From an optimization exercise on the open Yosys and OpenROAD flow, aimed at small area, a short achievable clock period and few clock cycles per item; shortcuts taken in it are not production practice.
Function was checked by simulation only, so behaviour that the tests miss may differ from the original.
The series may have gaps, and a smaller design here may also do less where the tests do not look.

==> design.v <==
`timescale 1ns / 1ps
module vedic_13x13 (
    input  wire [12:0] a,
    input  wire [12:0] b,
    output wire [25:0] y
);
    assign y = a * b;
endmodule
`timescale 1ns/1ps
module fp64_mantissa_mul_hybrid_pipe3 (
    input  wire         clk,
    input  wire         rst,
    input  wire         in_valid,
    input  wire [52:0]  mant_a,
    input  wire [52:0]  mant_b,
    output reg  [105:0] mant_prod,
    output reg          mant_valid,
    output wire         valid_s1_out,
    output wire         valid_s2_out,
    output wire         valid_s3_out
);
    reg valid_s1, valid_s2, valid_s3;
    assign valid_s1_out = valid_s1;
    assign valid_s2_out = valid_s2;
    assign valid_s3_out = valid_s3;
    always @(posedge clk) begin
        if (rst) begin
            valid_s1    <= 1'b0;
            valid_s2    <= 1'b0;
            valid_s3    <= 1'b0;
            mant_valid  <= 1'b0;
        end else begin
            valid_s1   <= in_valid;
            valid_s2   <= valid_s1;
            valid_s3   <= valid_s2;
            mant_valid <= valid_s3;
        end
    end
    wire [26:0] a_hi = mant_a[52:26];
    wire [25:0] a_lo = mant_a[25:0];
    wire [26:0] b_hi = mant_b[52:26];
    wire [25:0] b_lo = mant_b[25:0];
    wire [53:0] p_hi = a_hi * b_hi;
    wire [12:0] a0 = a_lo[12:0];
    wire [12:0] a1 = a_lo[25:13];
    wire [12:0] b0 = b_lo[12:0];
    wire [12:0] b1 = b_lo[25:13];
    wire [25:0] p00, p01, p10, p11;
    vedic_13x13 u00 (.a(a0), .b(b0), .y(p00));
    vedic_13x13 u01 (.a(a0), .b(b1), .y(p01));
    vedic_13x13 u10 (.a(a1), .b(b0), .y(p10));
    vedic_13x13 u11 (.a(a1), .b(b1), .y(p11));
    wire [51:0] p_lo =
          ({26'b0, p00})
        + ({13'b0, p01, 13'b0})
        + ({13'b0, p10, 13'b0})
        + ({p11,   26'b0});
    wire [27:0] sum_a = {1'b0, a_hi} + {2'b00, a_lo};    
    wire [27:0] sum_b = {1'b0, b_hi} + {2'b00, b_lo};    
    wire [55:0] p_mid = sum_a * sum_b;                     
    wire [55:0] cross_term = p_mid
                      - {2'b00, p_hi}     
                      - {4'b00, p_lo};    
    reg [53:0] p_hi_r;
    reg [51:0] p_lo_r;
    reg [55:0] cross_r;
    always @(posedge clk) begin
        if (rst) begin
            p_hi_r  <= 0;
            p_lo_r  <= 0;
            cross_r <= 0;
        end else if (in_valid) begin       
            p_hi_r  <= p_hi;
            p_lo_r  <= p_lo;
            cross_r <= cross_term;
        end
    end
    reg [53:0] p_hi_r2;
    reg [51:0] p_lo_r2;
    reg [55:0] cross_r2;
    always @(posedge clk) begin
        if (rst) begin
            p_hi_r2  <= 0;
            p_lo_r2  <= 0;
            cross_r2 <= 0;
        end else if (valid_s1) begin       
            p_hi_r2  <= p_hi_r;
            p_lo_r2  <= p_lo_r;
            cross_r2 <= cross_r;
        end
    end
    wire [105:0] term_hi  = {p_hi_r2,  52'b0};           
    wire [105:0] term_mid = {24'b0, cross_r2, 26'b0};    
    wire [105:0] term_lo  = {54'b0, p_lo_r2};             
    wire [105:0] csa_sum   = term_hi ^ term_mid ^ term_lo;
    wire [105:0] csa_carry = (term_hi & term_mid)
                           | (term_mid & term_lo)
                           | (term_hi & term_lo);
    wire [105:0] mant_s3   = csa_sum + (csa_carry << 1);
    reg [105:0] mant_s3_r;
    always @(posedge clk) begin
        if (rst)            mant_s3_r <= 0;
        else if (valid_s2)  mant_s3_r <= mant_s3;   
    end
    always @(posedge clk) begin
        if (rst)            mant_prod <= 0;
        else if (valid_s3)  mant_prod <= mant_s3_r;   
    end
endmodule
`timescale 1ns / 1ps
module fp64_mul_pipe3 (
    input  wire        clk,
    input  wire        rst,
    input  wire        in_valid,  
    input  wire [63:0] a,
    input  wire [63:0] b,
    output reg  [63:0] result,
    output reg         mant_valid
);
reg signed [12:0] exp_pipe [0:3];
reg               sign_pipe[0:3];
integer k;
wire sign_a = a[63];
wire sign_b = b[63];
wire [10:0] exp_a = a[62:52];
wire [10:0] exp_b = b[62:52];
wire [51:0] frac_a = a[51:0];
wire [51:0] frac_b = b[51:0];
wire sign_r = sign_a ^ sign_b;
wire [52:0] mant_a = (exp_a == 11'd0) ? {1'b0, frac_a} : {1'b1, frac_a};
wire [52:0] mant_b = (exp_b == 11'd0) ? {1'b0, frac_b} : {1'b1, frac_b};
wire signed [12:0] exp_a_13 = {2'b00, exp_a};
wire signed [12:0] exp_b_13 = {2'b00, exp_b};
wire signed [12:0] exp_sum = exp_a_13 + exp_b_13 - 13'sd1023;
wire [105:0] mant_prod;
wire mant_valid_internal;
wire v1, v2, v3;
fp64_mantissa_mul_hybrid_pipe3 u_mul (
    .clk(clk),
    .rst(rst),
    .in_valid(in_valid),
    .mant_a(mant_a),
    .mant_b(mant_b),
    .mant_prod(mant_prod),
    .mant_valid(mant_valid_internal),
    .valid_s1_out(v1),
    .valid_s2_out(v2),
    .valid_s3_out(v3)
);
reg need_norm_r;
always @(posedge clk) begin
    if (rst) begin
        for (k = 0; k < 4; k = k + 1) begin
            exp_pipe[k]  <= 0;
            sign_pipe[k] <= 0;
        end
    end else begin
        if (in_valid) begin
            exp_pipe[0]  <= exp_sum;
            sign_pipe[0] <= sign_r;
        end
        if (v1) begin
            exp_pipe[1] <= exp_pipe[0];
            sign_pipe[1] <= sign_pipe[0];
        end
        if (v2) begin
            exp_pipe[2] <= exp_pipe[1];
            sign_pipe[2] <= sign_pipe[1];
        end
        if (v3) begin
            exp_pipe[3] <= exp_pipe[2];
            sign_pipe[3] <= sign_pipe[2];
        end
    end
end
reg signed [12:0] exp_pipe4;
reg               sign_pipe4;
always @(posedge clk) begin
    if (rst) begin
        exp_pipe4  <= 0;
        sign_pipe4 <= 0;
    end else begin
        exp_pipe4  <= exp_pipe[3];
        sign_pipe4 <= sign_pipe[3];
    end
end
reg mant_valid_s4;
always @(posedge clk) begin
    if (rst)
        need_norm_r <= 0;
    else if (mant_valid_internal)
        need_norm_r <= mant_prod[104];
end
always @(posedge clk) begin
    if (rst)
        mant_valid_s4 <= 0;
    else
        mant_valid_s4 <= mant_valid_internal;
end
wire [53:0] mant_align = mant_prod[105:52];
wire need_norm = mant_align[53];
wire [53:0] mant_norm =
    need_norm ? (mant_align >> 1)
              : mant_align;
wire signed [12:0] exp_norm =
    need_norm ? (exp_pipe[3] + 13'sd1)
              : exp_pipe[3];
wire [51:0] frac_main = mant_norm[51:0];
wire guard = mant_prod[51];
wire round_bit = mant_prod[50];
wire sticky = |mant_prod[49:0];
wire round_up = guard & (round_bit | sticky | frac_main[0]);
wire [52:0] frac_round = {1'b0, frac_main} + {52'b0, round_up};
wire rounding_carry = frac_round[52];
wire [51:0] frac_final = rounding_carry ? frac_round[52:1] : frac_round[51:0];
wire signed [12:0] exp_final = rounding_carry ? (exp_norm + 13'sd1) : exp_norm;
always @(posedge clk) begin
    if (rst) begin
        result <= 0;
        mant_valid <= 0;
    end else begin
        if (mant_valid_internal) begin
            result <= {sign_pipe[3], exp_final[10:0], frac_final};
            mant_valid <= 1'b1;
        end else begin
            mant_valid <= 1'b0;
        end
    end
end
endmodule
==> run.sh <==
#!/bin/bash
# synth_recipe.tcl (not shown) runs the flow's synth.tcl, then flattens the netlist and writes it again
# the make line also repeats each setting of config.mk as NAME=value (left out here)
make -C /OpenROAD-flow-scripts/flow DESIGN_CONFIG=/design/flow/config.mk WORK_HOME=/design/flow/orfs CLKGATE_MAP_FILE= SYNTH_SCRIPT=/design/flow/synth_recipe.tcl finish
==> config.mk <==
export PLATFORM = sky130hd
export DESIGN_NAME = fp64_mul_pipe3
export DESIGN_NICKNAME = fp64_mul_pipe3
export VERILOG_FILES = /design/flow/design.v
export SDC_FILE = /design/flow/constraint.sdc
export NUM_CORES = 4
export LEC_CHECK = 0
export CAP_MARGIN = 20
export CORE_MARGIN = 2
export CORE_UTILIZATION = 40
export SLEW_MARGIN = 20
==> constraint.sdc <==
create_clock -name core_clock -period 20.0 [get_ports {clk}]
set_input_delay 4.0000 -clock core_clock [delete_from_list [all_inputs] [get_ports {clk}]]
set_output_delay 4.0000 -clock core_clock [all_outputs]
set_load 0.01 [all_outputs]
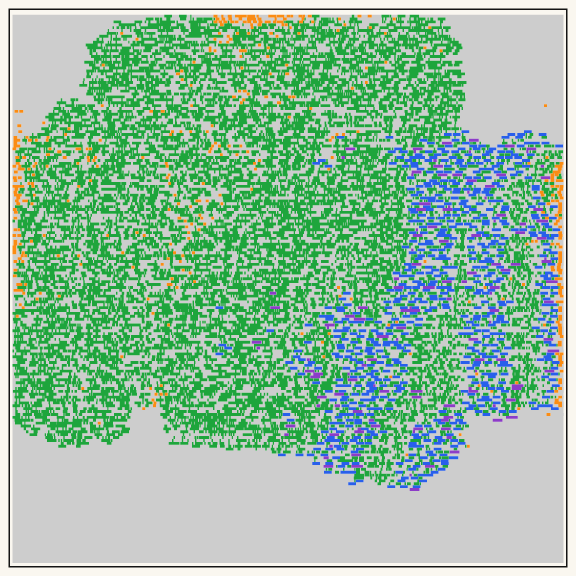
(run_1/cell_classes.png)
Fill, decap, tap and diode cells in gray.
color	class	cells	share of their area
blue	flip-flops	653	12%
purple	clock drivers and dummy loads	131	2.3%
orange	other buffers and delay cells	434	3.3%
green	all other logic	11065	83%

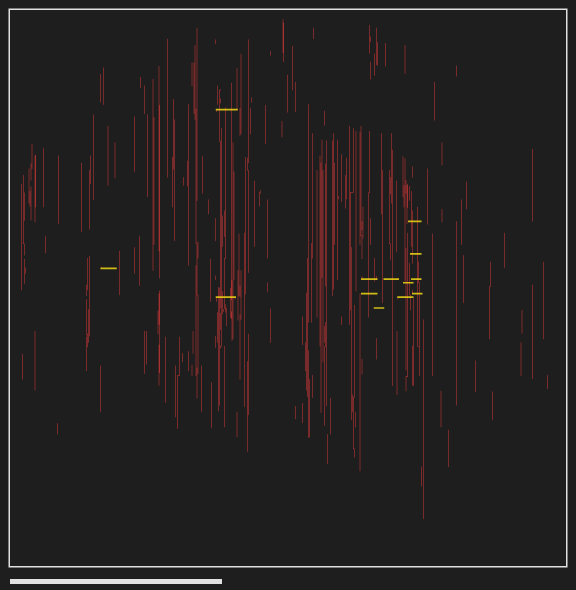
(run_1/metal_stack.png)
The bar under the picture is 200 um long. Two of the layers only.
color	layer	wire length
red	met4	15100 um
yellow	met5	158 um

==> metrics.md, run 1 <==
| Metric | Value |
|---|---|
| Status | timing/DRC/antenna clean |
| Nets | 15300 |
| Clock Sinks | 653 |
| Port Buffers | 195 |
| Post-DRT Antenna Nets | 0 |
| Most Crowded Layer GR | met2 |
| Critical Path Source | a[4] |
| Syn_nets | 15400 |
| Main synth FF type | dfxtp_1 |
| Finished Cell Area | 117000 um^2 |
| Ant diodes | 6 |
| Total CTS buffers | 74 |
| Synth Area in Adders | 47.2% |
| Placeable Area | 268000 um^2 |
| R2r setup slk | 15.31 ns |
| Post-synth EDFFs | 0 |
| Met3 global-route usage | 4.72% |
| Die height | 524 um |
| Setup TNS | 0 ns |
| Synth Warn # | 4 |
| CP Class | input port to register |
| Router iterations before antenna repair | 6 |
| Async S/R FF share, synth | 0% |
| Crit-path most repeated cell | fa_1 |
| Clk root buf | clkbuf_16 |
| FF+latch count | 653 |
| CTS tree | yes |
| Final setup viols | 0 |
| Tapcell Cnt | 3552 |
| Max H-tree Level | 3 |
| RSZ-0062 raised after global routing | no |
| Fraction of area in registers | 11.2% |
| Die width | 524 um |
| Count leader, synth | inv_1 |
| Setup Buffers After CTS | 0 |
| Final worst slack | 1.05 ns |
| Hold worst-path end | u_mul.mant_s3_r[50] |
Testbench counts for the RTL of run 1, summed over its fixed seeds: cycles 8,008, ops 1,600.
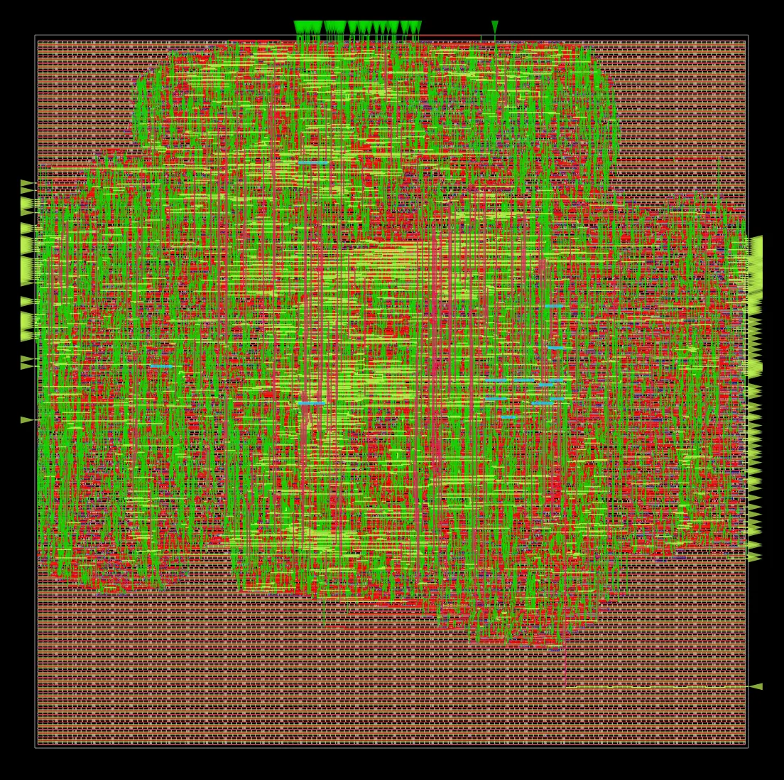
(run_1/final_routing.png)
met3 wire len: 26.7 mm
met2 wire len: 147 mm
Max Used Layer: met5
post-DR wirelength/cell: 20.8 um

## Run 2: large edit since run 1, in outline
design.v: 230 -> 5203 lines; modules unchanged: 0
  fp64_mul_pipe3: edited, 120 -> 5203 lines
  removed: vedic_13x13, fp64_mantissa_mul_hybrid_pipe3
--- a/config.mk
+++ b/config.mk
@@ -6,4 +6,5 @@
 export NUM_CORES = 4
 export LEC_CHECK = 0
+export ABC_AREA = 1
 export CAP_MARGIN = 20
 export CORE_MARGIN = 2
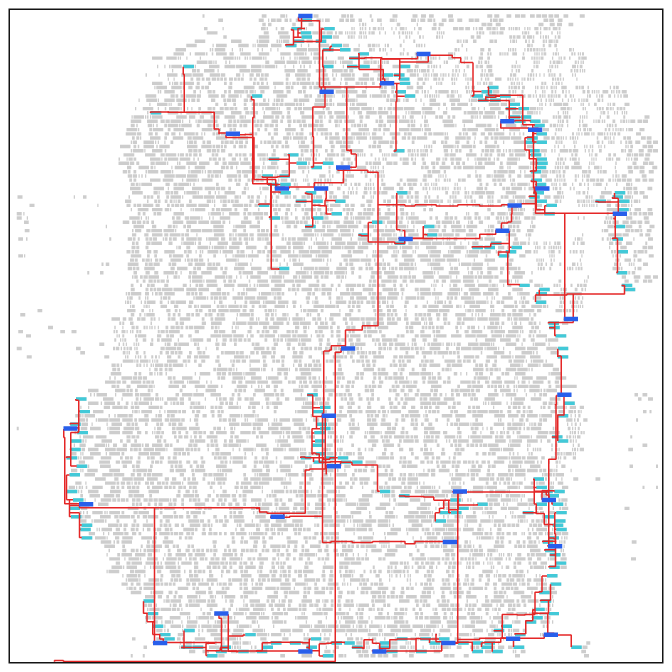
(run_2/clock_map.png)
[red] clock wires | length: 5130 um
[cyan] flip-flops | count: 224
[blue] cells driving clock nets | count: 34
routed clock nets	35

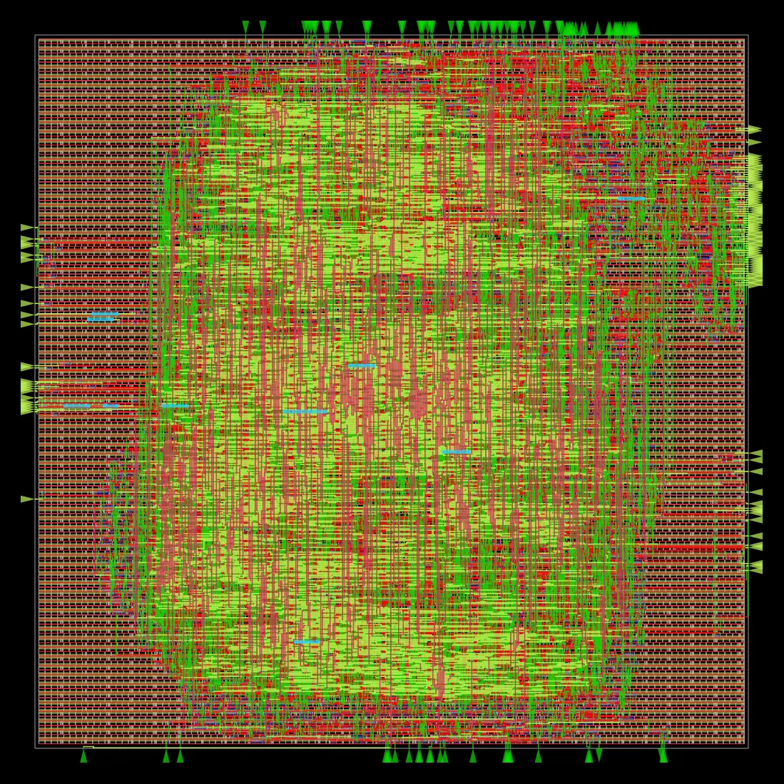
(run_2/final_routing.png)
Vias: 65800
Routed Wire Length: 325 mm
met3 wire len: 54.6 mm

==> run 2 against run 1 <==
Synthesized area down 36%. Non-clock buffer count down 38. Sequential share of layout area down 5.2 points. Count of clock-buffer cells in the layout down 56. Critical endpoint is now result[60]. Highest routed layer unchanged.
==> metrics.md, run 2 <==
| Metric | Value |
|---|---|
| Status | timing/DRC/antenna clean (unchanged) |
| Tapcell Cnt | 2325 (was 3552) |
| Met2 wire len | 128 mm (was 147 mm) |
| Synth Area in Adders | 41.5% (was 47.2%) |
| Clock Sinks | 224 (was 653) |
| Ant diodes | 6 (unchanged) |
| Fraction of area in registers | 6.01% (was 11.2%) |
| Met3 global-route usage | 16.7% (was 4.72%) |
| RSZ-0062 raised after global routing | no (unchanged) |
| Async S/R FF share, synth | 0% (unchanged) |
| Hold worst-path end | mant_valid (was u_mul.mant_s3_r[50]) |
| Post-DR wirelength/cell | 31.7 um (was 20.8 um) |
| Placeable Area | 173000 um^2 (was 268000 um^2) |
| CTS tree | yes (unchanged) |
| Finished Cell Area | 74600 um^2 (was 117000 um^2) |
| Die height | 421 um (was 524 um) |
| Max H-tree Level | 2 (was 3) |
| Die width | 421 um (was 524 um) |
| Total CTS buffers | 34 (was 74) |
| Port Buffers | 195 (unchanged) |
| Final setup viols | 0 (unchanged) |
| Max Used Layer | met5 (unchanged) |
| FF+latch count | 224 (was 653) |
| Crit-path most repeated cell | nand2_1 (was fa_1) |
| Post-synth EDFFs | 0 (unchanged) |
| Post-DRT Antenna Nets | 0 (unchanged) |
| Most Crowded Layer GR | met2 (unchanged) |
Testbench counts for the RTL of run 2, summed over its fixed seeds: cycles 1,608, ops 1,600.
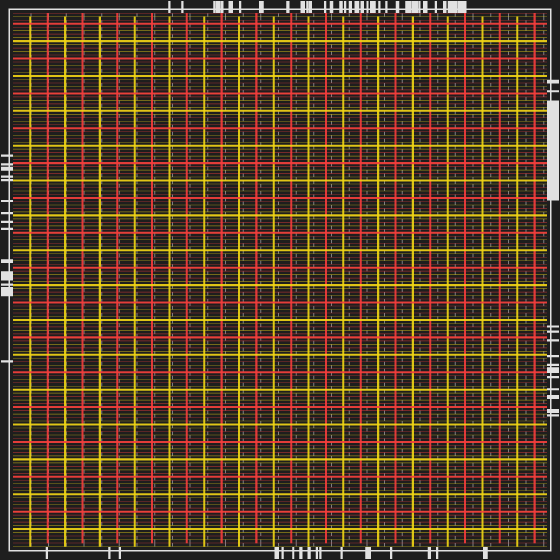
(run_2/pdn.png)
Pins as bars on the die edge. Tap cells in gray.
color	net
yellow	VSS
red	VDD
met4 straps	30
tap cells	2325
rows	153
signal pins	196
met1 rails	154

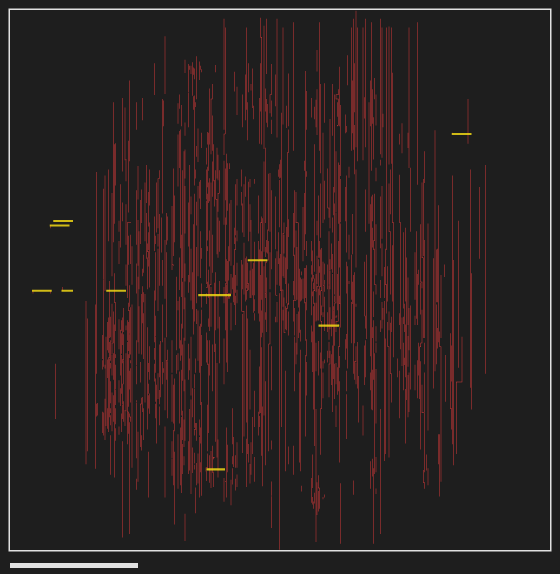
(run_2/metal_stack.png)
The bar under the picture is 100 um long. Two of the layers only.
color	layer	wire length
yellow	met5	142 um
red	met4	30.5 mm

## afterwards: timing with drivers on the ports
The flow's constraints put no driver on any port. The routed layouts listed below were extracted and timed again, unchanged, in two steps.
Step 1: set_driving_cell puts a clkbuf_16 on clk and a buf_2 on each other input, an assumption about the parent block.
Step 2 also shifts input and output timing later by t, the mid clock arrival at the registers, as if the neighbouring blocks saw the same clock.
a / b / c = no drivers / after step 1 / after step 2; a / b = the first two.
| run | t (ns) | setup slack, ns | worst hold slack (ns) | worst setup path after step 2 |
|---|---|---|---|---|
| run 1 | 0.716 | 1.047 / 1.054 / 0.338 | 0.458 / 0.458 / 0.458 | input to register |
| run 2 | 0.690 | 8.031 / 7.952 / 8.462 | 3.906 / 3.853 / 4.543 | input to register |
After both steps every run listed still meets setup and hold. For run 1, which loses most, drivers alone change the setup slack by +0.007 ns; drivers and shift together by -0.709 ns.
